This is an optimization exercise on Yosys and OpenROAD, whose aim is small area, not a production implementation. RTL that was checked went through simulation tests only; none was proved equivalent to the original. The series may have gaps, and a smaller design here may also do less where the tests do not look. No functional check of the RTL was part of runs 3 to 5.

--- design/flow/config.mk ---
export PLATFORM = sky130hd
export DESIGN_NAME = CC
export DESIGN_NICKNAME = CC
export VERILOG_FILES = /design/flow/design.v
export SDC_FILE = /design/flow/constraint.sdc
export NUM_CORES = 8
export LEC_CHECK = 0
export CAP_MARGIN = 20
export CORE_MARGIN = 2
export CORE_UTILIZATION = 50
export SLEW_MARGIN = 20
--- design/flow/constraint.sdc ---
create_clock -name core_clock -period 100.0 [get_ports {clk}]
set_input_delay 20.0000 -clock core_clock [delete_from_list [all_inputs] [get_ports {clk}]]
set_output_delay 20.0000 -clock core_clock [all_outputs]
set_load 0.01 [all_outputs]
--- design/flow/design.v ---
module CC(
    clk,
    rst_n,
	in_valid,
	mode,
    xi,
    yi,
    out_valid,
	xo,
	yo
    );
input               clk, rst_n, in_valid;
input       [1:0]   mode;
input       [7:0]   xi, yi;  
output reg          out_valid;
output reg  [7:0]   xo, yo;
parameter IDLE  = 3'd0; 
parameter INPUT = 3'd1;
parameter MODE0 = 3'd2;
parameter CAL0 = 3'd3;
parameter MODE1 = 3'd4;
parameter MODE2 = 3'd5;
parameter OUTPUT = 3'd6;
parameter CAL2 = 3'd7;
integer i;
reg [2:0] current_state, next_state;
reg signed [7:0] in_x [0:3] ;
reg signed [7:0] in_y [0:3] ;
reg [1:0] cnt;
reg o_flag;  
reg signed [7:0] xcnt, ycnt;
reg signed [7:0] cur_lb, cur_rb, next_lb, next_rb;
wire signed [7:0] next_lb_c, next_rb_c;  
wire signed [31:0] c1, c2;
wire signed [7:0] t_lb, t_rb;
wire signed [6:0] circle_a, circle_b;  
wire signed [12:0] circle_c;
wire signed [24:0] distance;
wire signed [24:0] radius;
wire signed [6:0] new_ax, new_ay;
wire signed [6:0] new_bx, new_by;
wire signed [6:0] new_cx, new_cy;
wire signed [6:0] new_dx, new_dy;
wire signed [15:0] area0, area1, area2, area3;
wire signed [16:0] tmp_add1, tmp_add2;
wire signed [16:0] total;
wire signed [15:0] total_area;
always @(posedge clk, negedge rst_n) begin
    if(!rst_n)
        current_state <= IDLE;
    else
        current_state <= next_state;
end
always @(*)begin
    case(current_state)
    IDLE: if(in_valid) next_state = INPUT;
            else next_state = IDLE;
    INPUT: if(cnt == 3'd3 && mode == 2'd0) next_state = MODE0;
            else if(cnt == 3'd3 && mode == 2'd1) next_state = MODE1;
            else if(cnt == 3'd3 && mode == 2'd2) next_state = MODE2;
            else next_state = current_state;
    MODE0: next_state = CAL0;
    CAL0: if (o_flag) next_state = IDLE;
            else next_state = current_state;
    MODE1: next_state = OUTPUT;
    OUTPUT: if (!out_valid) next_state = IDLE;
        else next_state = current_state;
    MODE2: next_state = CAL2;
    CAL2: if (!out_valid) next_state = IDLE;
        else next_state = current_state;
    default next_state = current_state;
    endcase
end
always @(posedge clk, negedge rst_n) begin
    if(!rst_n) cnt <= 0;
    else begin
        case(current_state)
        IDLE: if(in_valid) cnt <= cnt + 1;
            else cnt <= cnt;
        INPUT: if(in_valid) cnt <= cnt + 1;
            else cnt <= cnt;
        default: cnt <= 0;
        endcase
    end
end
always @(posedge clk, negedge rst_n) begin
    if(!rst_n)
        for (i=0;i<4;i=i+1)begin
            in_x[i] <= 8'd0;
        end
    else
        case(current_state)
        IDLE: if(in_valid) in_x[cnt] <= xi;
            else in_x[cnt] <= in_x[cnt];
        INPUT: if(in_valid) in_x[cnt] <= xi;
            else in_x[cnt] <= in_x[cnt];
        default: in_x[cnt] <= in_x[cnt];
        endcase
end
always @(posedge clk, negedge rst_n) begin
    if(!rst_n)
        for (i=0;i<4;i=i+1)begin
            in_y[i] <= 8'd0;
        end
    else
        case(current_state)
        IDLE: if(in_valid) in_y[cnt] <= yi;
            else in_y[cnt] <= in_y[cnt];
        INPUT: if(in_valid) in_y[cnt] <= yi;
            else in_y[cnt] <= in_y[cnt];
        default: in_y[cnt] <= in_y[cnt];
        endcase
end
always @(posedge clk, negedge rst_n)begin
    if (!rst_n) begin
        cur_lb<=0;
        cur_rb<=0;
    end
    else begin
        case(current_state)
        IDLE:begin
            cur_lb<=0;
            cur_rb<=0;
        end
        INPUT:
            if(cnt == 3) begin
                cur_lb <= in_x[2];
                cur_rb <= xi;
            end
            else begin
                cur_lb <= cur_lb;
                cur_rb <= cur_rb;
            end
        MODE0:begin 
            cur_lb <= in_x[2];
            cur_rb <= in_x[3];
        end
        CAL0: begin
           if(xcnt == cur_rb)begin
                cur_lb <= next_lb_c;
                cur_rb <= next_rb_c;
           end
           else begin
                cur_lb <= cur_lb;
                cur_rb <= cur_rb;
           end
        end
        default: begin
            cur_lb <= cur_lb;
            cur_rb <= cur_rb;
            end
        endcase
    end
end
wire signed [8:0] delta_y;
assign delta_y = in_y[0]-in_y[2];
assign c1 = delta_y*in_x[2]-(in_x[0]-in_x[2])*in_y[2];
assign c2 = delta_y*in_x[3]+(in_x[3]-in_x[1])*in_y[2];
assign t_lb = ((delta_y*in_x[2]-(in_x[0]-in_x[2])*in_y[2]) + (in_x[0]-in_x[2])*(ycnt+1))/delta_y;
assign t_rb = ((delta_y*in_x[3]+(in_x[3]-in_x[1])*in_y[2]) - (in_x[3]-in_x[1])*(ycnt+1))/delta_y;
always @(posedge clk, negedge rst_n)begin
    if (!rst_n) begin
        next_lb<=0;
        next_rb<=0;
    end
    else begin
        case(current_state)
        IDLE:begin
            next_lb<=0;
            next_rb<=0;
        end
        MODE0: begin
            if ( (in_y[0]-in_y[2])*(t_lb-1)-(in_x[0]-in_x[2])*(ycnt+1) < c1 && (in_y[0]-in_y[2])*(t_lb)-(in_x[0]-in_x[2])*(ycnt+1) > c1  ) begin
                next_lb <= (t_lb-1);
            end
            else begin
                next_lb <= t_lb;
            end
            if ( (in_y[0]-in_y[2])*(t_rb-1)+(in_x[3]-in_x[1])*(ycnt+1) < c2 && (in_y[0]-in_y[2])*(t_rb)+(in_x[3]-in_x[1])*(ycnt+1) > c2 )begin
                next_rb <= t_rb-1;
            end
            else begin
                next_rb <= t_rb;
            end
        end
        CAL0: begin
            if ( (in_y[0]-in_y[2])*(t_lb-1)-(in_x[0]-in_x[2])*(ycnt+1) < c1 && (in_y[0]-in_y[2])*(t_lb)-(in_x[0]-in_x[2])*(ycnt+1) > c1  ) begin
                next_lb <= (t_lb-1);
            end
            else begin
                next_lb <= t_lb;
            end
            if ( (in_y[0]-in_y[2])*(t_rb-1)+(in_x[3]-in_x[1])*(ycnt+1) < c2 && (in_y[0]-in_y[2])*(t_rb)+(in_x[3]-in_x[1])*(ycnt+1) > c2 )begin
                next_rb <= t_rb-1;
            end
            else begin
                next_rb <= t_rb;
            end
        end
        default: begin
            next_lb <= next_lb;
            next_rb <= next_rb;
            end
        endcase
    end
end
assign next_lb_c = ( (in_y[0]-in_y[2])*(t_lb-1)-(in_x[0]-in_x[2])*(ycnt+1) < c1 && (in_y[0]-in_y[2])*(t_lb)-(in_x[0]-in_x[2])*(ycnt+1) > c1 ) ? (t_lb-1) : t_lb;
assign next_rb_c = ( (in_y[0]-in_y[2])*(t_rb-1)+(in_x[3]-in_x[1])*(ycnt+1) < c2 && (in_y[0]-in_y[2])*(t_rb)+(in_x[3]-in_x[1])*(ycnt+1) > c2 ) ? (t_rb-1) : t_rb;
always @(posedge clk, negedge rst_n)begin
    if(!rst_n) xcnt <= 0;
    else begin
        case(current_state)
        IDLE: xcnt<=0;
        INPUT: xcnt <= in_x[2];
        MODE0: xcnt <= xcnt+1;
        CAL0: begin
            if(xcnt < cur_rb) xcnt <= xcnt +1;
            else if (xcnt == cur_rb) xcnt <= next_lb_c;
            else xcnt <= xcnt;
        end
        endcase
    end
end
always @(posedge clk, negedge rst_n)begin
    if(!rst_n) ycnt <= 0;
    else begin
        case(current_state)
        IDLE:ycnt<=0;
        INPUT: ycnt <= in_y[2];
        MODE0: ycnt <= in_y[2];
        CAL0: begin
            if (xcnt == cur_rb) ycnt <= ycnt + 1;
            else ycnt <= ycnt;
        end
        endcase
    end
end
always @(posedge clk , negedge rst_n)begin
    if(!rst_n) o_flag<=1'b0;
    else begin
        case(current_state)
        IDLE: o_flag <=0;
        CAL0: if(xcnt == in_x[1] && ycnt == in_y[1]) o_flag <= 1'b1;
            else o_flag <= o_flag;
        default: o_flag <= o_flag;
        endcase
    end
end
assign new_ax = in_x[0]-in_x[2];
assign new_ay = in_y[0]-in_y[2];
assign new_bx = in_x[1]-in_x[2];
assign new_by = in_y[1]-in_y[2];
assign new_cx = 0;
assign new_cy = 0;
assign new_dx = in_x[3]-in_x[2];
assign new_dy = in_y[3]-in_y[2];
assign circle_a = new_ay-new_by;
assign circle_b = new_bx-new_ax;
assign circle_c = (new_ax-new_bx)*new_by+(new_by-new_ay)*new_bx;
assign distance = circle_c*circle_c;
assign radius = ((new_dx*new_dx)+(new_dy*new_dy))*(circle_a*circle_a+circle_b*circle_b);
assign area0 = in_x[0]*in_y[1] - in_x[1]*in_y[0];
assign area1 = in_x[1]*in_y[2] - in_x[2]*in_y[1];
assign area2 = in_x[2]*in_y[3] - in_x[3]*in_y[2];
assign area3 = in_x[3]*in_y[0] - in_x[0]*in_y[3];
assign tmp_add1 = area0 + area1;
assign tmp_add2 = area2 + area3;
assign total = ((tmp_add1+tmp_add2) > 0)?(tmp_add1+tmp_add2):(tmp_add1+tmp_add2)*(-1);
assign total_area = total/2;
always @(posedge clk , negedge rst_n)begin
    if(!rst_n)begin
        xo<=8'd0;
    end
    else begin
        case(current_state)
        IDLE: xo<=0;
        MODE0: xo <= in_x[2];
        CAL0: begin
            xo <= xcnt;
        end
        MODE2: xo <= total_area[15:8];
        default: xo<=xo;
        endcase
    end
end
always @(posedge clk , negedge rst_n)begin
    if(!rst_n)begin
        yo<=8'd0;
    end
    else begin
       case(current_state)
       IDLE: yo<=0;
        MODE0: yo<=in_y[2];
        CAL0:  yo <= ycnt;
        MODE1: if(distance > radius) yo <= 0;
            else if (distance == radius) yo <= 2;
            else yo <= 1; 
        MODE2: yo <= total_area[7:0];    
        default: yo <= yo;
        endcase
    end
end
always @(posedge clk , negedge rst_n)begin
    if(!rst_n) out_valid<=1'b0;
    else begin
        case(current_state)
        MODE0: out_valid<=1;
        CAL0: begin
                if(xo == in_x[1] && yo == in_y[1]) out_valid <=1'b0;
                else if(o_flag ==1 && ycnt != in_y[1]) out_valid <= 1'b0;
                else out_valid <= 1;
            end
        MODE2: out_valid <= 1'b1;
        MODE1: out_valid<=1'b1;
        OUTPUT: out_valid<=1'b0;
        CAL2: out_valid <= 1'b0;
        default: out_valid <= 0;
        endcase
    end
end
endmodule 
--- design/flow/run.sh ---
#!/bin/bash
# synth_recipe.tcl (not shown) runs the flow's synth.tcl, then flattens the netlist and writes it again
# the make line also repeats each setting of config.mk as NAME=value (left out here)
make -C /OpenROAD-flow-scripts/flow DESIGN_CONFIG=/design/flow/config.mk WORK_HOME=/design/flow/orfs CLKGATE_MAP_FILE= SYNTH_SCRIPT=/design/flow/synth_recipe.tcl finish
Run 1, the clock network:
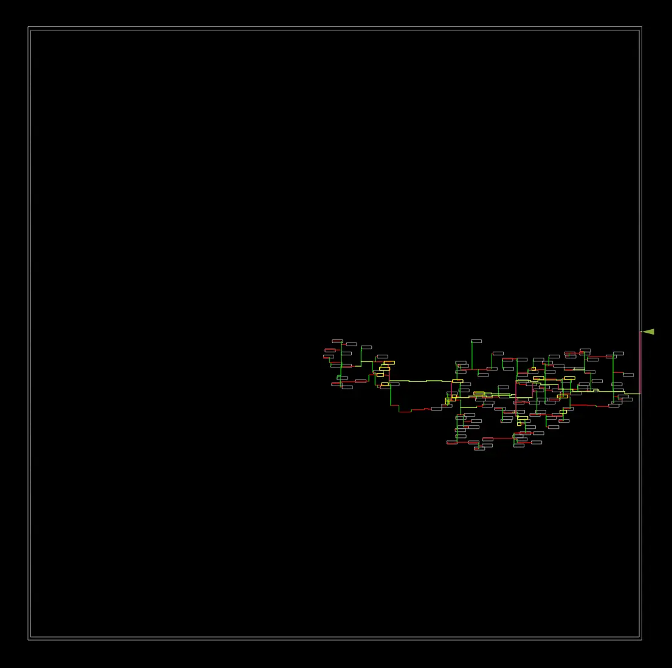
count of clock tree sinks: 111

Run 1, placed cells, one colour a class:
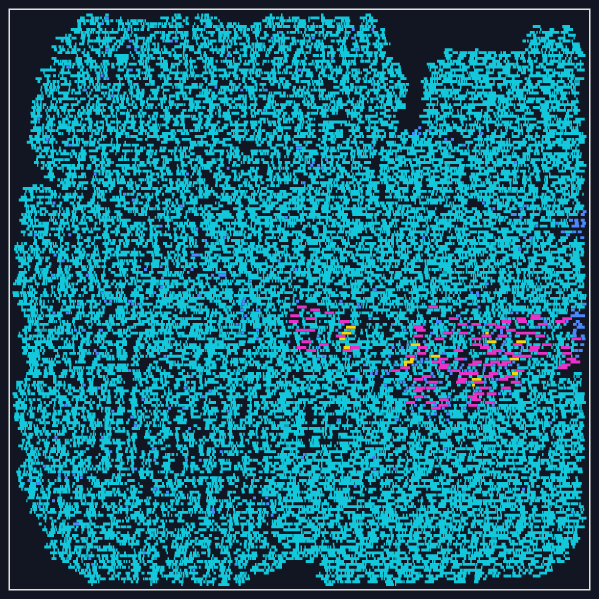
Yellow stands for clock drivers and dummy loads, cells 16, share of their area 0.21%. Magenta stands for registers, cells 111, share of their area 1.9%. Cyan stands for remaining logic cells, cells 18293, share of their area 96%. Blue stands for remaining buffers and delay cells, cells 361, share of their area 1.9%.

Run 1, routed metal, one colour a layer:
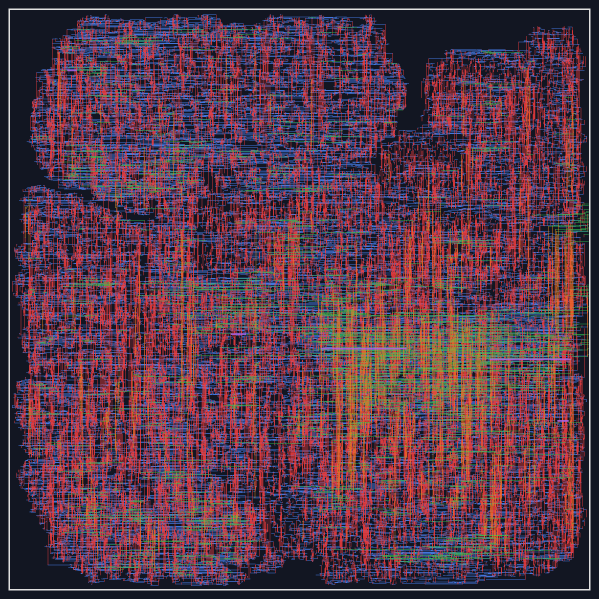
Purple stands for M5, wire length 183 um. Orange stands for M4, wire length 16000 um. Blue stands for M1, wire length 199 mm. Green stands for M3, wire length 29.3 mm. Red stands for M2, wire length 213 mm.
GRT Overall Usage: 31.0%
WL final: 458000 um
Routed WL per cell: 20.2 um
via count: 128k

==> reports/metrics.yaml, run 1 <==
cp-startpoint: "in_x[2][2]"
grt_max_degree: 67
htree_levels: 3
cap_violations: 0
arrival_ns: 93.65
worst_pin_slew_ns: 1.20
crit_family: "compound AO/OA/AOI/OAI gates"
seq_area_sq_mm: 0.00278
drt_iter0_drc: 9369
worstHoldPathType: "flip-flop to flip-flop"
fmax_mhz: 10.7
clock_buffers: 9
yosys.area_share.simple_pct: 17.9
holdCritStartpoint: "cur_rb[3]"
skew_ns: 0.0212
synth_ff_type: "dfrtp_1"
use_met1_pct: 41.7
post-route-util_pct: 53.3
cp_data_required_time_ns: 100.27
viasPerCell: 5.66
highest_layer: "met5"
seq_cells: 111
use_met3_pct: 3.40
crit_top_cell: "ha_1"
wl_met3_um: 29300
hold_violations: 0
status: "no timing/DRC/antenna violations"
muxShareOfSynthArea_pct: 1.60
port_buffers: 37
largest_class: "multi-input gates"
die_y_um: 545
area_delta_synth_final_pct: 6.11
dr.pass1.iters: 9
[run 1: registers in the layout (all words and copies together), names as in the netlist]
| signal | flops |
|---|---|
| in_x | 32 |
| cnt | 2 |
| current_state | 3 |
| yo | 8 |
| o_flag | 1 |
| cur_rb | 8 |
| out_valid | 1 |
| xcnt | 8 |
| ycnt | 8 |
| in_y | 32 |
| xo | 8 |
[run 1: cell usage in the layout (no fill, tap or decap), types with 35 or more instances in the layout]
cell type and count:
a211o_1 35, a211oi_1 95, a21boi_0 43, a21o_1 484, a21oi_1 1021, a31o_2 37, a31oi_1 156, and2_1 467
and3_1 97, buf_4 323, clkdlybuf4s50_1 36, conb_1 572, dfrtp_1 108, fa_1 1911, ha_1 2198, inv_1 2643
mux2_2 134, mux2i_1 75, nand2_1 1723, nand2b_1 247, nand3_1 252, nand4_1 116, nor2_1 1628, nor2b_1 198
nor3_1 353, nor4_1 52, o211ai_1 79, o21a_1 327, o21ai_0 645, o21ai_1 38, o21bai_1 168, o31ai_1 90
or2_2 112, or3_1 148, xnor2_1 846, xor2_1 429
[run 1: worst min-delay path, stage by stage (launching register included)]
cell and delay [ns]:
dfrtp_1 0.35, nand2_1 0.05, o21ai_0 0.06
[run 1: final timing paths]
kind                              to  slack [ns]  cells past startpoint
max in group asynchronous    xcnt[3]       78.97                      2
max reg2reg                  xcnt[6]        6.62                    386
min reg2reg                cur_rb[3]        0.49                      2
min in group asynchronous  out_valid       19.69                      1
max                          xcnt[6]        6.62                    386
min                        cur_rb[3]        0.49                      2
[run 1: cell usage after synthesis, types with 111 or more instances]
master / instances
inv_1: 2645
ha_1: 2200
fa_1: 1912
nand2_1: 1727
nor2_1: 1640
a21oi_1: 1028
xnor2_1: 873
o21ai_0: 653
clkbuf_1: 492
a21o_1: 488
and2_1: 470
xor2_1: 437
nor3_1: 359
o21a_1: 328
nand3_1: 252
nand2b_1: 249
nor2b_1: 201
o21bai_1: 169
a31oi_1: 162
or3_1: 148
mux2_2: 134
nand4_1: 116
or2_2: 112
dfrtp_1: 111
[run 1: what timing repair did]
item | in CTS | in global routing
gates resized for setup | 0 | 85
setup endpoints to repair | 0 | 16
endpoints found under the hold margin | 0 | 0
setup buffers | 0 | 22
==> run 2: a larger rewrite; changed files in full <==
==> design/flow/design.v <==
module CC(
    clk,
    rst_n,
    in_valid,
    mode,
    xi,
    yi,
    out_valid,
    xo,
    yo
);
input               clk, rst_n, in_valid;
input       [1:0]   mode;
input       [7:0]   xi, yi;
output reg          out_valid;
output      [7:0]   xo, yo;
function [9:0] add10;
    input [9:0] a, b;
    input ci;
    integer k;
    reg c;
    begin
        c = ci;
        for (k = 0; k < 10; k = k + 1) begin
            add10[k] = a[k] ^ b[k] ^ c;
            c = (a[k] & b[k]) | (a[k] & c) | (b[k] & c);
        end
    end
endfunction
function [25:0] add26;
    input [25:0] a, b;
    input ci;
    integer k;
    reg c;
    begin
        c = ci;
        for (k = 0; k < 26; k = k + 1) begin
            add26[k] = a[k] ^ b[k] ^ c;
            c = (a[k] & b[k]) | (a[k] & c) | (b[k] & c);
        end
    end
endfunction
function [15:0] udiv8;
    input [7:0] n;
    input [7:0] d1;
    integer k;
    reg [8:0] pr;
    reg [9:0] t;
    reg [7:0] q;
    begin
        pr = 9'd0;
        for (k = 7; k >= 0; k = k - 1) begin
            pr = {pr[7:0], n[k]};
            t  = add10({1'b0, pr}, {2'b11, ~d1}, 1'b0);    
            q[k] = ~t[9];
            if (~t[9]) pr = t[8:0];
        end
        udiv8 = {pr[7:0], q};
    end
endfunction
function [14:0] sp7;
    input [6:0] a1, b1, a2, b2;
    integer i, j;
    reg [14:0] s, c, pp, ns;
    reg cy;
    begin
        s = 15'h4100; c = 15'd0;    
        for (i = 0; i < 14; i = i + 1) begin
            pp = 15'd0;
            for (j = 0; j < 7; j = j + 1) begin
                if (i < 7)
                    pp[i+j] = ((i == 6) ^ (j == 6)) ? ~(a1[j] & b1[i]) : (a1[j] & b1[i]);
                else
                    pp[i-7+j] = ((i == 13) ^ (j == 6)) ? ~(a2[j] & b2[i-7]) : (a2[j] & b2[i-7]);
            end
            ns = s ^ c ^ pp;
            c  = ((s & c) | (s & pp) | (c & pp)) << 1;
            s  = ns;
        end
        cy = 1'b0;
        for (i = 0; i < 15; i = i + 1) begin
            sp7[i] = s[i] ^ c[i] ^ cy;
            cy = (s[i] & c[i]) | (s[i] & cy) | (c[i] & cy);
        end
    end
endfunction
function [24:0] mul14x12;
    input [13:0] a;
    input [11:0] b;
    integer i, j;
    reg [24:0] s, c, pp, ns;
    reg cy;
    begin
        s = 25'h0002800; c = 25'd0;    
        for (i = 0; i < 12; i = i + 1) begin
            pp = 25'd0;
            for (j = 0; j < 14; j = j + 1)
                pp[i+j] = ((i == 11) ^ (j == 13)) ? ~(a[j] & b[i]) : (a[j] & b[i]);
            ns = s ^ c ^ pp;
            c  = ((s & c) | (s & pp) | (c & pp)) << 1;
            s  = ns;
        end
        cy = 1'b0;
        for (i = 0; i < 25; i = i + 1) begin
            mul14x12[i] = s[i] ^ c[i] ^ cy;
            cy = (s[i] & c[i]) | (s[i] & cy) | (c[i] & cy);
        end
    end
endfunction
reg  [1:0] cnt;      
reg        t1;       
reg  [1:0] md;       
wire       last;     
wire in0 = in_valid & (cnt == 2'd0);
wire in1 = in_valid & (cnt == 2'd1);
wire in2 = in_valid & (cnt == 2'd2);
wire in3 = in_valid & (cnt == 2'd3);
wire m0  = (md == 2'd0);
wire m1  = (md == 2'd1);
wire m2  = (md == 2'd2);
wire run = out_valid & m0;           
always @(posedge clk or negedge rst_n) begin
    if (!rst_n) begin
        cnt       <= 2'd0;
        t1        <= 1'b0;
        out_valid <= 1'b0;
    end
    else begin
        if (in_valid) cnt <= cnt + 2'd1;
        t1        <= in3;
        out_valid <= t1 | (run & ~last);
    end
end
always @(posedge clk) if (in0) md <= mode;
reg  [7:0]  RX0, RY0, RX1, RY1;      
reg  [7:0]  RL, RR;                  
reg  [7:0]  X, Y;                    
reg  [8:0]  QL, QR;                  
reg  [7:0]  RQL, RQR;                
reg  [7:0]  EL, ER;                  
reg  [7:0]  D1R;                     
reg  [12:0] SREG;                    
reg  [24:0] AREG;                    
assign xo = X;
assign yo = Y;
wire [7:0] dA = t1 ? RX1 : RX0;
wire [7:0] dB = t1 ? RR  : RL;
wire [9:0] dlt = add10({dA[7], dA[7], dA}, ~{dB[7], dB[7], dB}, 1'b1);
wire       sg  = dlt[8];
wire [9:0] d1w = add10({RY0[7], RY0[7], RY0}, ~{Y[7], Y[7], Y}, 1'b0);    
wire [7:0] D1  = d1w[7:0];
wire [15:0] dv = udiv8(dlt[7:0] ^ {8{sg}}, D1);
wire [7:0] sx  = in3 ? RL : RX0;
wire [7:0] sy  = in3 ? Y  : RY0;
wire [9:0] s1w = add10({2'b00, xi}, ~{2'b00, sx}, 1'b1);
wire [9:0] s2w = add10({2'b00, yi}, ~{2'b00, sy}, 1'b1);
wire [9:0] wxw = add10({2'b00, RX1}, ~{2'b00, RX0}, 1'b1);
wire [9:0] nyw = add10({2'b00, RY0}, ~{2'b00, RY1}, 1'b1);
wire [6:0] s1 = s1w[6:0];
wire [6:0] s2 = s2w[6:0];
wire [14:0] spo = sp7(in2 ? nyw[6:0] : s1, s1, in2 ? wxw[6:0] : s2, s2);
wire [9:0]  zw = add10({yi[7], yi[7], yi}, ~{RY1[7], RY1[7], RY1}, 1'b1);   
wire [13:0] ma = in2 ? spo[13:0] : ((in3 & m1) ? {1'b0, SREG} : {{5{dlt[8]}}, dlt[8:0]});
wire [11:0] mb = (in2 | (in3 & m1)) ? spo[11:0] : (in3 ? {{3{zw[8]}}, zw[8:0]} : {{3{~d1w[8]}}, ~d1w[8:0]});
wire [24:0] mp = mul14x12(ma, mb);
wire [25:0] dfw = add26({1'b0, mp}, ~{1'b0, AREG}, 1'b1);
wire [24:0] df  = dfw[24:0];         
wire [1:0] res = (df == 25'd0) ? 2'd2 : (df[24] ? 2'd0 : 2'd1);
wire        ns = df[24];
wire [15:0] ha = df[16:1] ^ {16{ns}};
wire [25:0] arw = add26({10'd0, ha}, 26'd0, ns & ~df[0]);
wire [15:0] area = arw[15:0];
wire       sgL = QL[8];
wire       sgR = QR[8];
wire [9:0] tL  = add10({2'b00, EL}, {2'b00, RQL}, sgL);
wire [9:0] uL  = add10(tL, {2'b11, ~D1R}, 1'b0);
wire       wL  = ~uL[9];
wire [9:0] tR  = add10({2'b00, ER}, {2'b00, RQR}, sgR);
wire [9:0] uR  = add10(tR, {2'b11, ~D1R}, 1'b0);
wire       wR  = ~uR[9];
wire [9:0] nLw = add10({2'b00, RL}, {2'b00, QL[7:0] ^ {8{sgL}}}, wL ^ sgL);
wire [9:0] nRw = add10({2'b00, RR}, {2'b00, QR[7:0] ^ {8{sgR}}}, wR ^ sgR);
wire [9:0] xiw = add10({2'b00, X}, 10'd0, 1'b1);
wire [9:0] yiw = add10({2'b00, Y}, 10'd0, 1'b1);
wire       rowend = (X == RR);
assign     last   = rowend & (Y == RY0);
wire       step   = run & rowend;
always @(posedge clk) begin
    if (in0) begin
        RX0 <= xi;
        RY0 <= yi;
    end
    if (in1) begin
        RX1 <= xi;
        RY1 <= yi;
    end
    if (in1 & m1) SREG <= spo[12:0];
    AREG <= mp;
    if (in2)       RL <= xi;
    else if (step) RL <= nLw[7:0];
    if (in3)       RR <= xi;
    else if (step) RR <= nRw[7:0];
    if (in3 & m0) begin
        QL  <= {sg, dv[7:0]};
        RQL <= dv[15:8];
    end
    if (t1 & m0) begin
        QR  <= {sg, dv[7:0]};
        RQR <= dv[15:8];
        D1R <= D1;
        EL  <= QL[8] ? D1 : 8'd0;
        ER  <= sg    ? D1 : 8'd0;
    end
    else if (step) begin
        EL <= wL ? uL[7:0] : tL[7:0];
        ER <= wR ? uR[7:0] : tR[7:0];
    end
    if (in3 & m1)       X <= 8'd0;
    else if (t1 & m0)   X <= RL;
    else if (t1 & m2)   X <= area[15:8];
    else if (step)      X <= nLw[7:0];
    else if (run)       X <= xiw[7:0];
    if (in2)            Y <= yi;
    else if (in3 & m1)  Y <= {6'd0, res};
    else if (t1 & m2)   Y <= area[7:0];
    else if (step)      Y <= yiw[7:0];
end
endmodule
==> reports/metrics.yaml, run 2 <==
muxShareOfSynthArea_pct: 4.05
dr.pass1.iters: 6
worst_pin_slew_ns: 0.960
post-route-util_pct: 54.1
crit_top_cell: "fa_1"
synth-async-reset-ratio_pct: 2.41
port_buffers: 37
antenna_found_initial: 0
yosys.area_share.simple_pct: 11.3
top_register: "AREG"
drc: 0
area_delta_synth_final_pct: 7.53
setup_viol: 0
fmax_mhz: 20.1
rr_endpoint: "RQR[0]"
holdPathEnd: "cnt[0]"
viasPerCell: 5.28
status: "no timing/DRC/antenna violations"
drt_iter0_drc: 761
top_regs: "AREG x25, SREG x13"
largest_reg_flops: 25
hold_violations: 0
wl_met3_um: 1900
seq_area_sq_mm: 0.00463
synth_common_cells: "fa_1 (377), inv_1 (339), nand2_1 (231)"
cap_violations: 0
highest_layer: "met4"
htree_levels: 4
worstHoldPathType: "flip-flop to flip-flop"
synth.distinct_cells: 77
synthAdderAreaFrac_pct: 44.5
hold_path_depth: 1
cp_data_required_time_ns: 100.38
holdCritStartpoint: "cnt[0]"
r2r_cells: 103
grt_max_degree: 64
synth_ff_type: "edfxtp_1"
cts_sinks: 166
layout_common_cells: "fa_1 (377), inv_1 (339), nand2_1 (230), edfxtp_1 (129), ha_1 (124)"
skew_ns: 0.0160
cts_resized: 0
die_y_um: 206
yosysMostFrequentCell: "fa_1"
ff2ff_setup_slack_ns: 67.27
placed_cells: 2461
arrival_ns: 50.19
==> run 2: cell count changes after synthesis, moves of 419 or more <==
cell      change
xnor2_1     -813
fa_1       -1535
xor2_1      -419
and2_1      -435
a21oi_1     -969
nand2_1    -1496
clkbuf_1    -438
a21o_1      -477
ha_1       -2076
nor2_1     -1521
inv_1      -2306
o21ai_0     -582
==> run 2: through the flow <==
step / setup slack, ns / hold slack [ns] / instance area [sq um]
2_1_floorplan: 52.59 / 0.494 / 20500
3_3_place_gp: 50.28 / 0.523 / 21400
3_5_place_dp: 49.77 / 0.531 / 21400
4_1_cts: 50.22 / 0.546 / 22000
5_1_grt: 48.69 / 0.572 / 22000
6_report: 50.19 / 0.541 / 22000
==> run 2: logic make-up after synthesis <==
group           Yosys count
fa+ha+maj               501
simple gates            499
flops                   166
mux                      79
compound gates          199
xor+xnor                 79
buf+inv                 419
==> run 2: how the worst max path moves through the flow <==
stage	from	endpoint	slack, ns
after floorplan	in_valid	X[6]	52.59
after global placement	in_valid	X[6]	50.28
after detailed placement	in_valid	X[6]	49.77
after CTS	in_valid	X[6]	50.22
after global routing	in_valid	X[6]	48.69
final	in_valid	X[6]	50.19
==> run 2: final cells by class <==
cell class                 instances  share of cell area (%)
sequential                       166                    21.1
clock inverter                    15                   0.904
multi-input combinational       1357                    64.7
inverter                         344                    5.87
clock buffer                      17                    1.93
tap                              532                    3.02
timing repair buffer              62                    2.54
==> run 2: critical path, delay by kind of cell <==
kind	cells	cell delay, ns
adder cells (fa/ha/maj)	63	23.92
multiplexers	1	0.66
XOR/XNOR	4	1.34
AND/OR/NAND/NOR	6	0.93
AO/OA/AOI/OAI	5	1.02
buffers and inverters	12	2.28
==> run 2: per-layer routing <==
metal / global-route usage, % / up-vias
met5: 0 / -
met3: 3.42 / 50
met2: 40.0 / 227
met4: 6.68 / 0
li1: - / 6112
met1: 33.1 / 6768
Run 2, routed clock nets over the placement:
The bar under the picture is 50 um long.
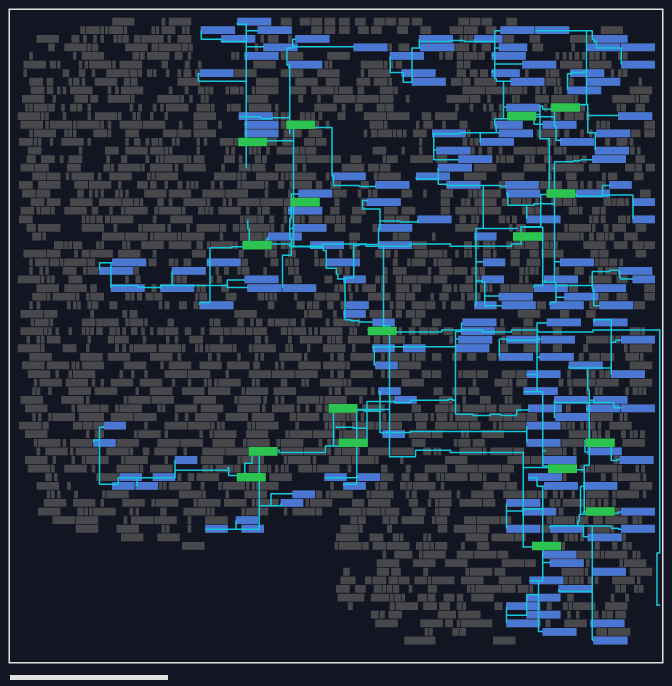
Blue stands for flip-flops, count 166. Cyan stands for clock wires, length 2610 um. Green stands for clock-net drivers, count 17.
There are 18 routed clock nets.

Run 2, routed metal, one colour a layer:
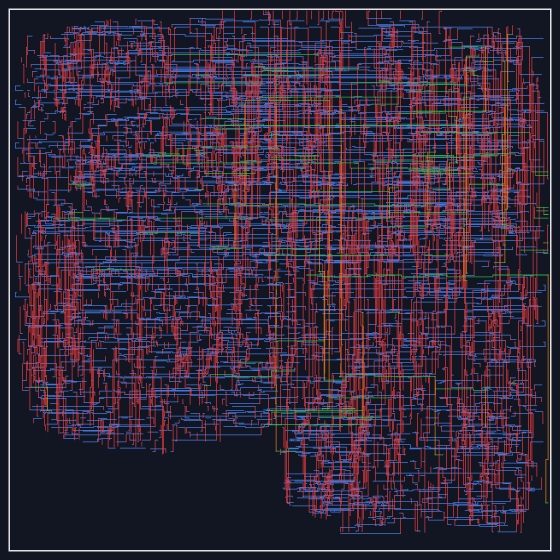
via count: 13.2k
Routed WL per cell: 19.1 um
WL final: 47700 um
GRT Overall Usage: 24.1%

==> run 3: too many edits to list; what changed since run 2 <==
design/flow/design.v: 228 -> 1444 lines; modules unchanged: 0
  CC: edited, 228 -> 1432 lines
  cc_fa: new, 6 lines
  cc_ha: new, 6 lines
==> module cc_fa as of run 3 <==
module cc_fa(a, b, c, s, co);
input a, b, c;
output s, co;
assign s  = a ^ b ^ c;
assign co = (a & b) | (a & c) | (b & c);
endmodule
==> module cc_ha as of run 3 <==
module cc_ha(a, b, s, co);
input a, b;
output s, co;
assign s  = a ^ b;
assign co = a & b;
endmodule
--- a/design/flow/config.mk
+++ b/design/flow/config.mk
@@ -10,2 +10,4 @@
 export CORE_UTILIZATION = 50
 export SLEW_MARGIN = 20
+export SYNTH_HIERARCHICAL = 1
+export SYNTH_MINIMUM_KEEP_SIZE = 0
==> reports/metrics.yaml, run 3 <==
synth_ff_type: "edfxtp_1"
synth.distinct_cells: 63
setup_viol: 0
synth_common_cells: "fa_1 (355), nand2_1 (293), ha_1 (171)"
htree_levels: 4
worst_slack_ns: 55.12
ys_warn_count: 7
path_buf_inv: 3
drt_wl_total_um: 53200
placed_cells: 2171
track_usage_pct: 29.4
slew_violations: 0
boundaryPins: 38
layout.cells.most_common: "fa_1"
holdWs_ns: 0.536
yosysMostFrequentCell: "fa_1"
pre_cts_ws_ns: 54.65
worst_pin_slew_ns: 1.12
status: "no timing/DRC/antenna violations"
top_register: "AREG"
final_area_sq_mm: 0.0201
port_buffers: 37
hold_violations: 0
arrival_ns: 45.26
cp_data_required_time_ns: 100.38
drt_iter0_drc: 858
post-route-util_pct: 55.1
crit_top_cell: "fa_1"
dr.pass1.iters: 5
antenna_found_initial: 1
viasPerCell: 5.88
die_y_um: 197
largest_reg_flops: 22
layout_common_cells: "fa_1 (355), nand2_1 (293), ha_1 (171), inv_1 (127), edfxtp_1 (92)"
placed_cell_area_sq_mm: 0.0195
wl_per_cell_um: 24.1
routed-via-count: 12961
drc: 0
-- run 3: cell count changes after synthesis, moves of 19 or more --
cell and delta:
fa_1 -22, mux2_2 +19, nor2_1 -61, o21ai_0 -22
a21oi_1 -19, ha_1 +47, inv_1 -212, nand2_1 +62
edfxtp_1 -37
-- run 3: kinds of logic after synthesis --
family	share of synthesized area [%]
flops	18.7
fa+ha+maj	49.9
mux	5.34
simple gates	12.2
xor+xnor	3.76
compound gates	5.97
buf+inv	4.12
-- run 3: worst paths after layout --
kind	from	endpoint	slack, ns	depth (start not counted)
worst max-delay path	in_valid	X[6]	55.12	72
worst min-delay path	cnt[0]	cnt[0]	0.54	1
worst max register to register	cnt[0]	X[6]	74.77	72
worst min register to register	cnt[0]	cnt[0]	0.54	1
max in group asynchronous	rst_n	cnt[0]	79.87	1
min in group asynchronous	rst_n	out_valid	19.84	1
-- run 3: worst register-to-register path, delay by kind of cell (launching register included) --
kind / cells / cell delay [ns]
and+or+nand+nor: 4 / 0.58
muxes: 1 / 0.24
DFF: 1 / 0.41
xor gates and xnor gates: 8 / 2.80
buffers and inverters: 2 / 0.36
AOI/OAI and AO/OA: 4 / 1.49
adders and majority gates: 53 / 19.26
-- run 3: layout make-up --
type	instances	area, sq um	area share (%)
inverters	131	492	2.44
diodes	1	2.50	0.0124
flip-flops and latches	126	3460	17.2
clock inverters	15	195	0.970
multi-input cells	1372	14300	71.1
clock buffers	17	425	2.11
repair buffers	74	648	3.22
well taps	468	586	2.91
-- run 3: per-module statistics from Yosys, one instance, submodules excluded --
module  cells inside  copies in the design
cc_fa              1                   355
cc_ha              1                    65
CC              1278                     1
-- run 3: routing by layer --
| metal | up-vias | part of all wire, % | global-route usage [%] | wire length, um |
|---|---|---|---|---|
| met5 | - | 0 | 0 | 0 |
| met4 | 0 | 3.2 | 8.75 | 1700 |
| met3 | 98 | 8.0 | 6.57 | 4250 |
| met2 | 502 | 46 | 46.2 | 24500 |
| met1 | 6701 | 43 | 41.2 | 22700 |
| li1 | 5660 | - | - | - |
Run 3, routed clock nets over the placement:
The bar under the picture is 50 um long.
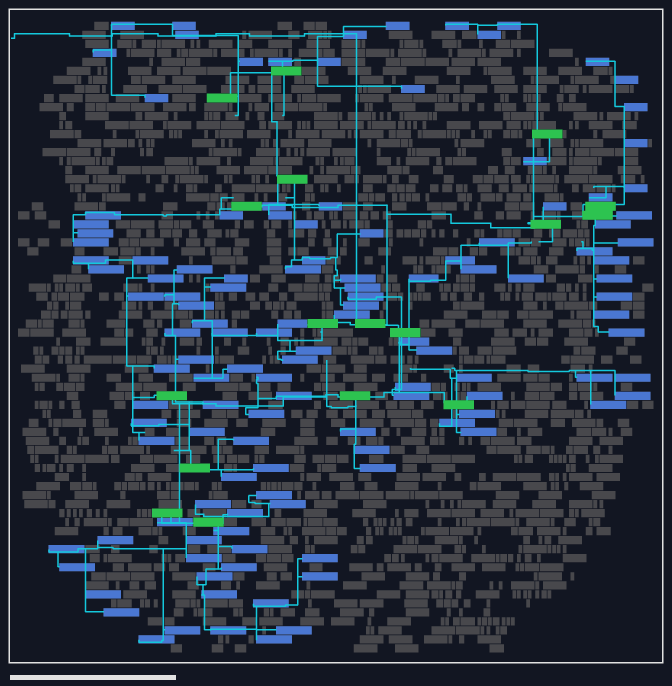
Green stands for clock-net drivers, count 17. Blue stands for flip-flops, count 126. Cyan stands for clock wires, length 2300 um.
There are 18 routed clock nets. Position of the flops: widely spread.
Worst-Skew Late Latency: 0.45 ns
Fin Clk Skew: 0.0160 ns

Run 3, the clock network:
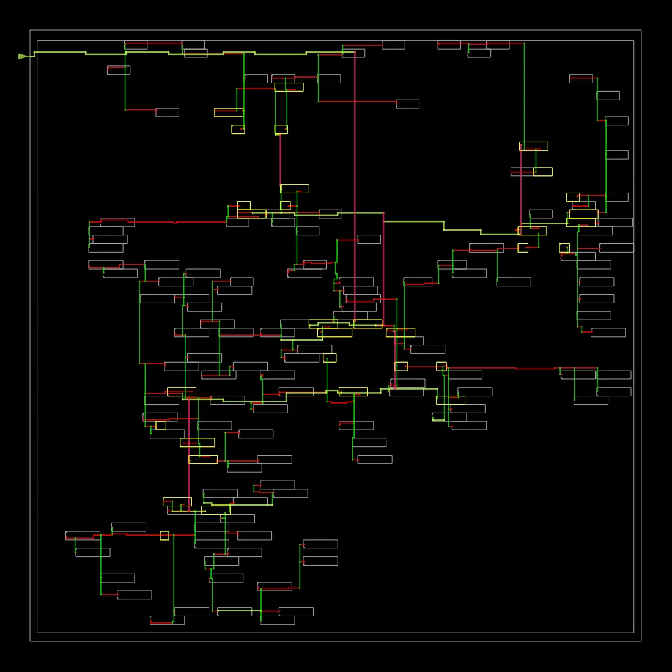
CTS buffer count: 17
clkbuf count: 17
count of clock tree sinks: 126

## Run 4: large edit since run 3, in outline
design/flow/design.v: 1444 -> 1284 lines; modules unchanged: 2
  CC: edited, 1432 -> 1272 lines
--- a/design/flow/config.mk
+++ b/design/flow/config.mk
@@ -8,5 +8,6 @@
 export CAP_MARGIN = 20
 export CORE_MARGIN = 2
-export CORE_UTILIZATION = 50
+export CORE_UTILIZATION = 80
+export CTS_BUF_LIST = sky130_fd_sc_hd__clkbuf_4 sky130_fd_sc_hd__clkbuf_8
 export SLEW_MARGIN = 20
 export SYNTH_HIERARCHICAL = 1
==> reports/metrics.yaml, run 4 <==
status: "no timing/DRC/antenna violations"
cts_sinks: 126
grt_max_degree: 58
ys_warn_count: 7
grt_busiest_layer: "met2"
die_y_um: 153
n_all_inverters: 125
wl_met3_um: 7530
well_tap_count: 280
ff2ff_setup_slack_ns: 75.52
drt_iter0_drc: 1865
layout_common_cells: "fa_1 (359), nand2_1 (303), inv_1 (121), edfxtp_1 (92), o21ai_0 (85)"
crit_top_cell: "fa_1"
viasPerCell: 6.92
dr.pass1.iters: 7
path_buf_inv: 5
slew_violations: 0
largest_reg_flops: 22
synth.distinct_cells: 71
cp.depth: 73
r2r_cells: 72
final_area_sq_mm: 0.0187
top_regs: "AREG x22, QA x17, QB x17"
worst_pin_slew_ns: 1.06
htree_levels: 4
buffer_area_share_pct: 3.26
cts_resized: 0
wl_met2_um: 24200
arrival_ns: 44.33
clock_buffers: 18
use_met1_pct: 62.7
placed_cell_area_sq_mm: 0.0183
cp_data_required_time_ns: 100.38
grtUsageMet2_pct: 72.2
port_buffers: 37
rr_endpoint: "X[7]"
buffers: 69
synth_ff_type: "edfxtp_1"
antenna_cells: 1
rr_startpoint: "cnt[0]"
[run 4: changes by cell type in the layout (fill, tap and decap cells not counted), moves of 10 or more]
| cell | delta |
|---|---|
| o21ai_1 | -17 |
| xnor2_1 | -18 |
| o21ai_0 | +36 |
| clkbuf_8 | +17 |
| mux2_2 | -10 |
| nand2b_1 | +15 |
| mux2i_1 | -10 |
| a31oi_1 | +17 |
| nand2_1 | +10 |
| clkbuf_16 | -17 |
| a21oi_1 | +24 |
| xor2_1 | +11 |
| nor2_1 | +16 |
| ha_1 | -100 |
[run 4: worst min-delay path by stage]
| stage | startpoint | end | depth (start not counted) |
|---|---|---|---|
| 2_1_floorplan | cnt[0] | cnt[0] | 1 |
| 3_3_place_gp | cnt[0] | cnt[0] | 1 |
| 3_5_place_dp | cnt[0] | cnt[0] | 1 |
| 4_1_cts | cnt[0] | cnt[0] | 1 |
| 5_1_grt | cnt[0] | cnt[0] | 1 |
| 6_report | cnt[0] | cnt[0] | 1 |
[run 4: stage by stage]
stage                     setup slack (ns)  util [%]  hold WS [ns]
final                                56.04      86.1         0.550
after global routing                 55.37      86.0         0.568
after CTS                            56.33      86.0         0.549
after detailed placement             55.86      84.2         0.536
after global placement               56.56      84.2         0.516
after floorplan                      57.99         -         0.491
[run 4: kinds of logic after synthesis]
| logic type | count (synthesis) | share of synthesized area [%] |
|---|---|---|
| xor+xnor | 73 | 4.50 |
| simple gates | 534 | 13.7 |
| fa+ha+maj | 430 | 45.6 |
| buf+inv | 206 | 4.59 |
| compound gates | 229 | 7.68 |
| mux | 75 | 4.39 |
| flops | 126 | 19.6 |
[run 4: worst reg2reg max path, delay by kind of cell, from the launching register on]
kind,cells,cell delay (ns)
adders and majority gates,52,18.85
and+or+nand+nor,3,0.43
xor gates and xnor gates,9,2.84
AOI/OAI and AO/OA,4,0.95
DFF,1,0.44
buffers and inverters,4,0.89
[run 4: modules after synthesis (local to each module, per instance)]
module  cell area (sq um)  copies in the design  flip-flops and latches  cells inside
cc_ha                12.5                    56                       0             1
cc_fa                20.0                   359                       0             1
CC                   9810                     1                     126          1258
Run 4, the clock network:
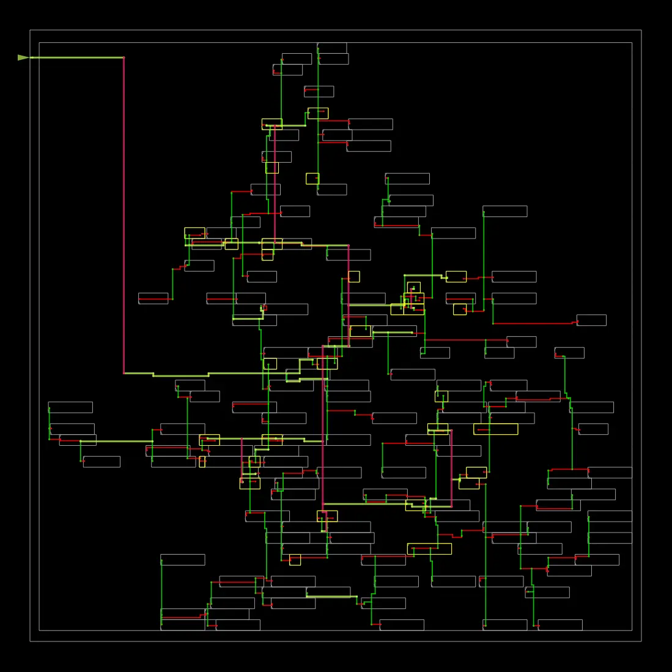
sequential cell count: 126
Worst-Skew Late Latency: 0.47 ns
Fin Clk Skew: 0.0175 ns

Run 4, routed metal, one colour a layer:
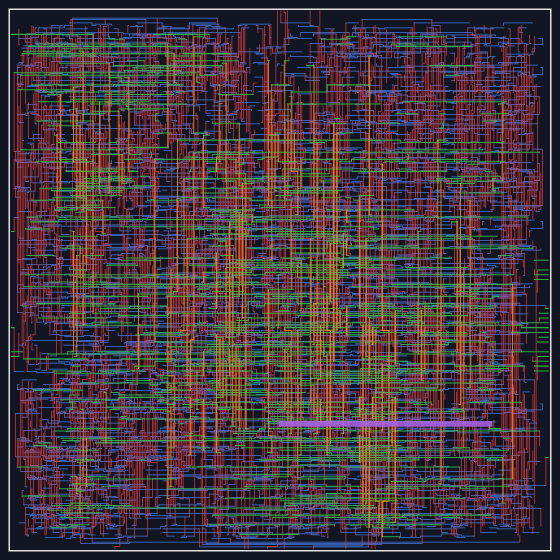
via count: 13.7k
WL final: 52900 um
GRT Overall Usage: 47.7%
Routed WL per cell: 26.8 um

==> run 5, diff against run 4 <==
==> design/flow/config.mk (replaced) <==
export PLATFORM = sky130hd
export DESIGN_NAME = CC
export DESIGN_NICKNAME = CC
export VERILOG_FILES = /design/flow/design.v
export SDC_FILE = /design/flow/constraint.sdc
export NUM_CORES = 8
export LEC_CHECK = 0
export CAP_MARGIN = 0
export CORE_MARGIN = 2
export CORE_UTILIZATION = 80
export CTS_BUF_LIST = sky130_fd_sc_hd__clkbuf_4 sky130_fd_sc_hd__clkbuf_8
export SLEW_MARGIN = 0
export SYNTH_HIERARCHICAL = 1
export SYNTH_MINIMUM_KEEP_SIZE = 0
==> reports/metrics.yaml, run 5 <==
cts_buffers: 17
muxShareOfSynthArea_pct: 4.39
post_cts.repair.setup_buffers: 0
holdWs_ns: 0.550
yosys.area_share.simple_pct: 13.7
path_buf_inv: 5
crit_top_cell: "fa_1"
boundaryPins: 38
worst_slack_ns: 56.04
synth_common_cells: "fa_1 (359), nand2_1 (303), inv_1 (121)"
status: "no timing/DRC/antenna violations"
fmax_mhz: 22.7
dr.pass1.iters: 7
worst_pin_slew_ns: 1.06
arrival_ns: 44.33
seq_area_sq_mm: 0.00346
yosysMostFrequentCell: "fa_1"
synth_xor_area_share_pct: 4.50
pre_cts_ws_ns: 55.86
antenna_found_initial: 0
crit_family: "adder cells"
layout.cells.most_common: "fa_1"
cap_violations: 0
synth.distinct_cells: 71
==> run 5: path summary, 6_finish.rpt <==
kind | to | slack [ns] | depth (start not counted)
worst max-delay path | X[7] | 56.04 | 73
worst min-delay path | cnt[0] | 0.55 | 1
worst max register to register | X[7] | 75.52 | 72
worst min register to register | cnt[0] | 0.55 | 1
max in group asynchronous | cnt[0] | 79.83 | 1
min in group asynchronous | out_valid | 19.85 | 1
==> run 5: kinds of logic after synthesis <==
kind of cell	after synthesis
simple gates	534
buf+inv	206
xor+xnor	73
compound gates	229
mux	75
flops	126
fa+ha+maj	430
==> run 5: layout make-up <==
type	instances	share of cell area, %
inverter	125	2.52
multi-input combinational	1341	71.7
clock inverter	14	0.835
sequential	126	18.5
tap	280	1.87
clock buffer	18	1.29
antenna	1	0.0134
timing repair buffer	69	3.26
==> run 5: routing by layer <==
layer / track usage, % / part of all wire [%] / up-vias
li1: - / - / 5492
met1: 62.7 / 33 / 6702
met2: 72.2 / 46 / 1156
met3: 15.6 / 14 / 317
met4: 24.6 / 6.9 / 2
met5: 2.28 / 0.11 / -
==> run 5: per-module statistics from Yosys, one instance, submodules excluded <==
module	area [sq um]	flip-flops and latches
CC	9810	126
cc_fa	20.0	0
cc_ha	12.5	0
==> run 5: per-stage QoR <==
step / std cells / util [%]
final: 1974 / 86.1
after global routing: 1973 / 86.0
after CTS: 1973 / 86.0
after detailed placement: 1941 / 84.2
after global placement: 1941 / 84.2
after floorplan: 1673 / -
Run 5, routing view:
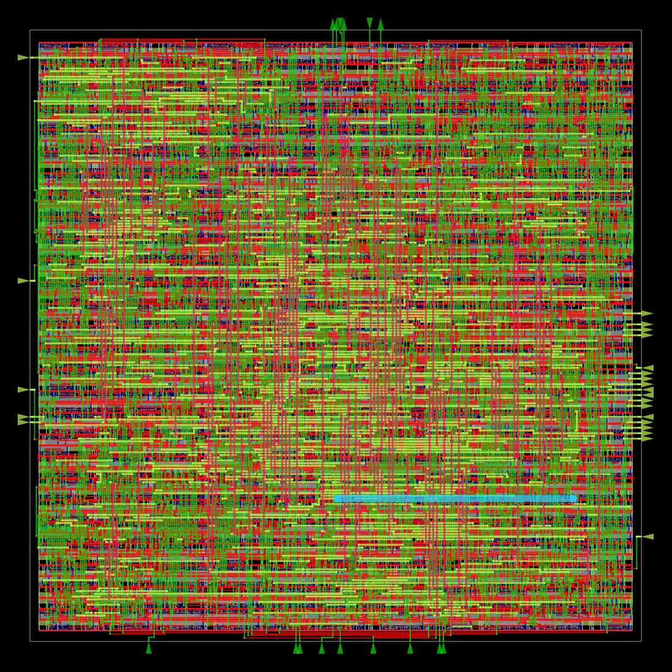
routed length on met3: 7530 um
max layer used: met5
wl on met1: 17400 um

Run 5, routed clock nets over the placement:
The bar under the picture is 50 um long.
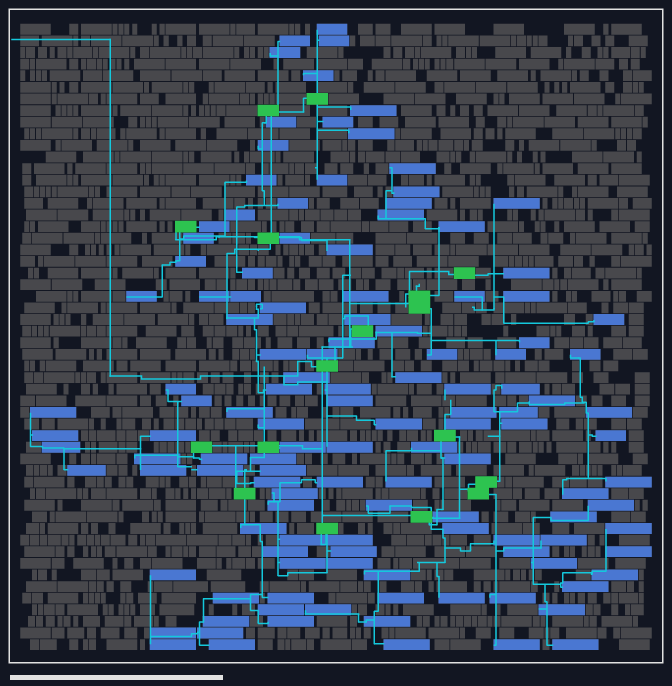
Blue stands for flip-flops, count 126. Green stands for clock-net drivers, count 17. Cyan stands for clock wires, length 1830 um.
There are 18 routed clock nets.


==> layout pictures side by side <==
Supply network.
Pins as bars on the die edge. Tap cells in grey.
panel A
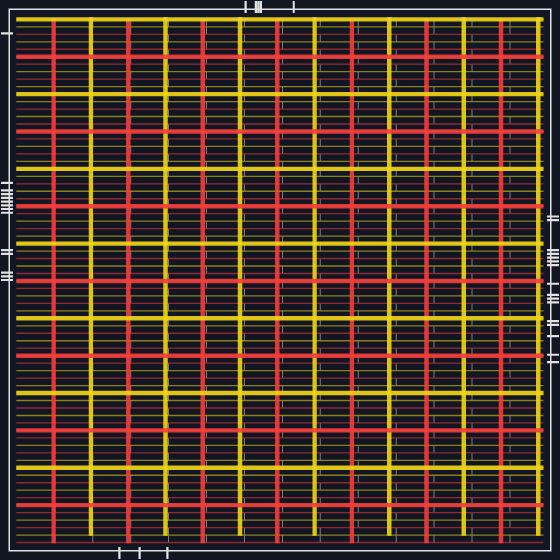
panel B
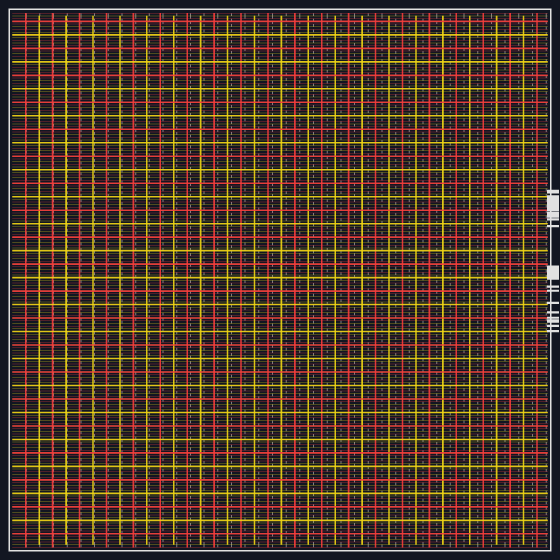
panel C
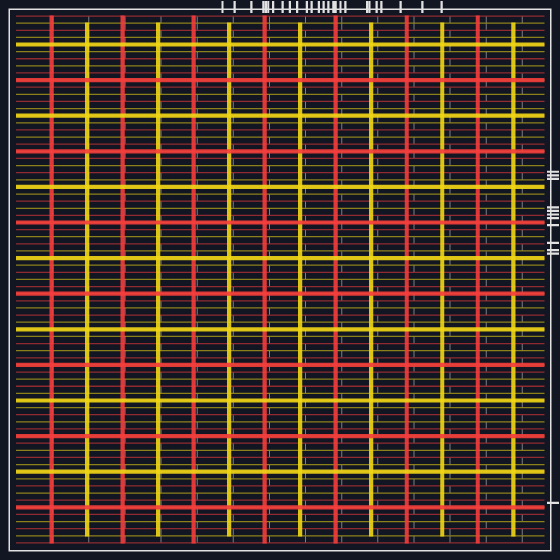
panel D
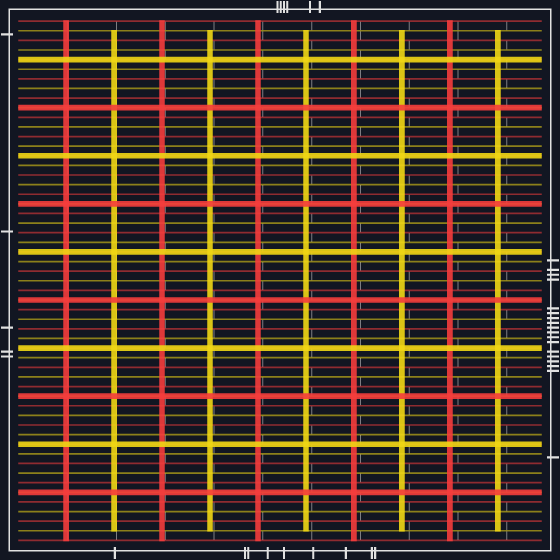
Panel B comes from run 1.
Panel D comes from run 4.
Panel C comes from run 2.
Panel A comes from run 3.

Key to panel D:
Yellow stands for VDD. Red stands for VSS.
10 straps on met4. 280 tap cells. The core has 54 rows.


==> notes/layouts.md <==
Pictures saved along the way, in no particular order.

Routing view.
picture 1
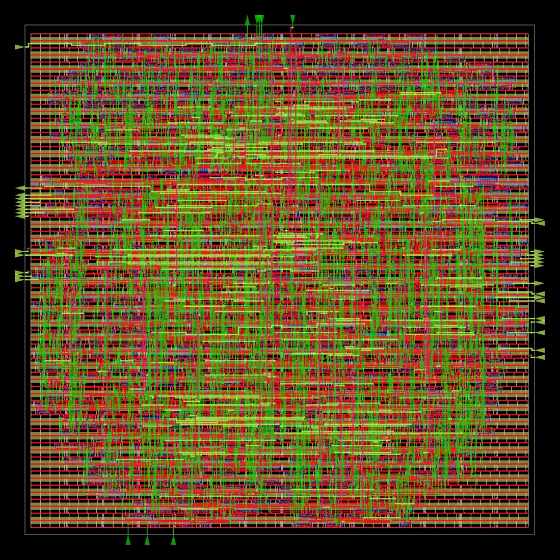
picture 2
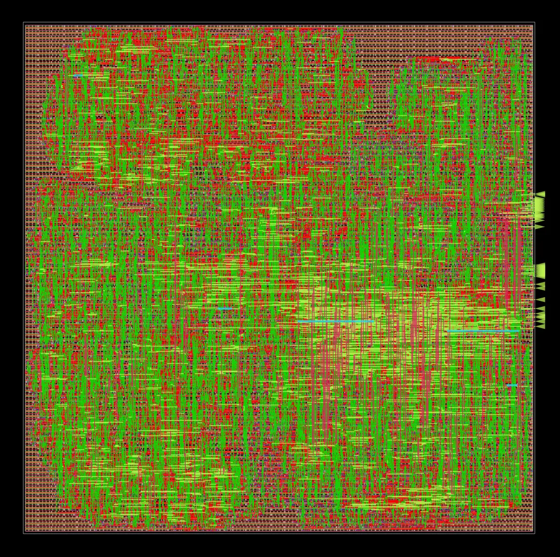
picture 3
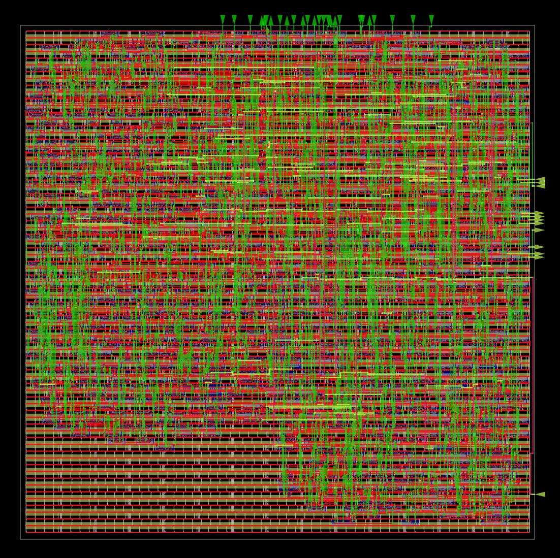
For run 1, see picture 2.
For run 2, see picture 3.
For run 3, see picture 1.
Of these, most wire: picture 2

port drivers added, routing unchanged:
In the flow no input, the clock included, has a driving cell. The finished layouts below were timed again as built, in two steps. Step 1 assumes that a clkbuf_16 drives the clock port and a buf_2 every other input. Step 2 times the ports against the registers' clock, not the clock port: input delays grow and output delays shrink by t, the midpoint of the rising clock arrivals with the driver on. Three values: no drivers, after step 1, after step 2; two values: the first two.
| run | t, ns | slack for setup (ns) | worst hold slack (ns) | worst slew at a driven data input, ns |
|---|---|---|---|---|
| run 1 | 0.449 | 6.621 / 6.621 / 6.621 | 0.492 / 0.492 / 0.492 | 0.07 |
| run 2 | 0.506 | 50.190 / 50.215 / 49.709 | 0.541 / 0.541 / 0.541 | 0.04 |
| run 3 | 0.500 | 55.116 / 55.082 / 54.582 | 0.536 / 0.536 / 0.536 | 0.08 |
| run 4 | 0.510 | 56.040 / 56.062 / 55.551 | 0.550 / 0.550 / 0.550 | 0.05 |
| run 5 | 0.510 | 56.040 / 56.062 / 55.551 | 0.550 / 0.550 / 0.550 | 0.05 |
After both steps every run listed still meets setup and hold. The setup slack of run 3, which loses most, moves by -0.034 ns with the drivers and by -0.534 ns with both steps.
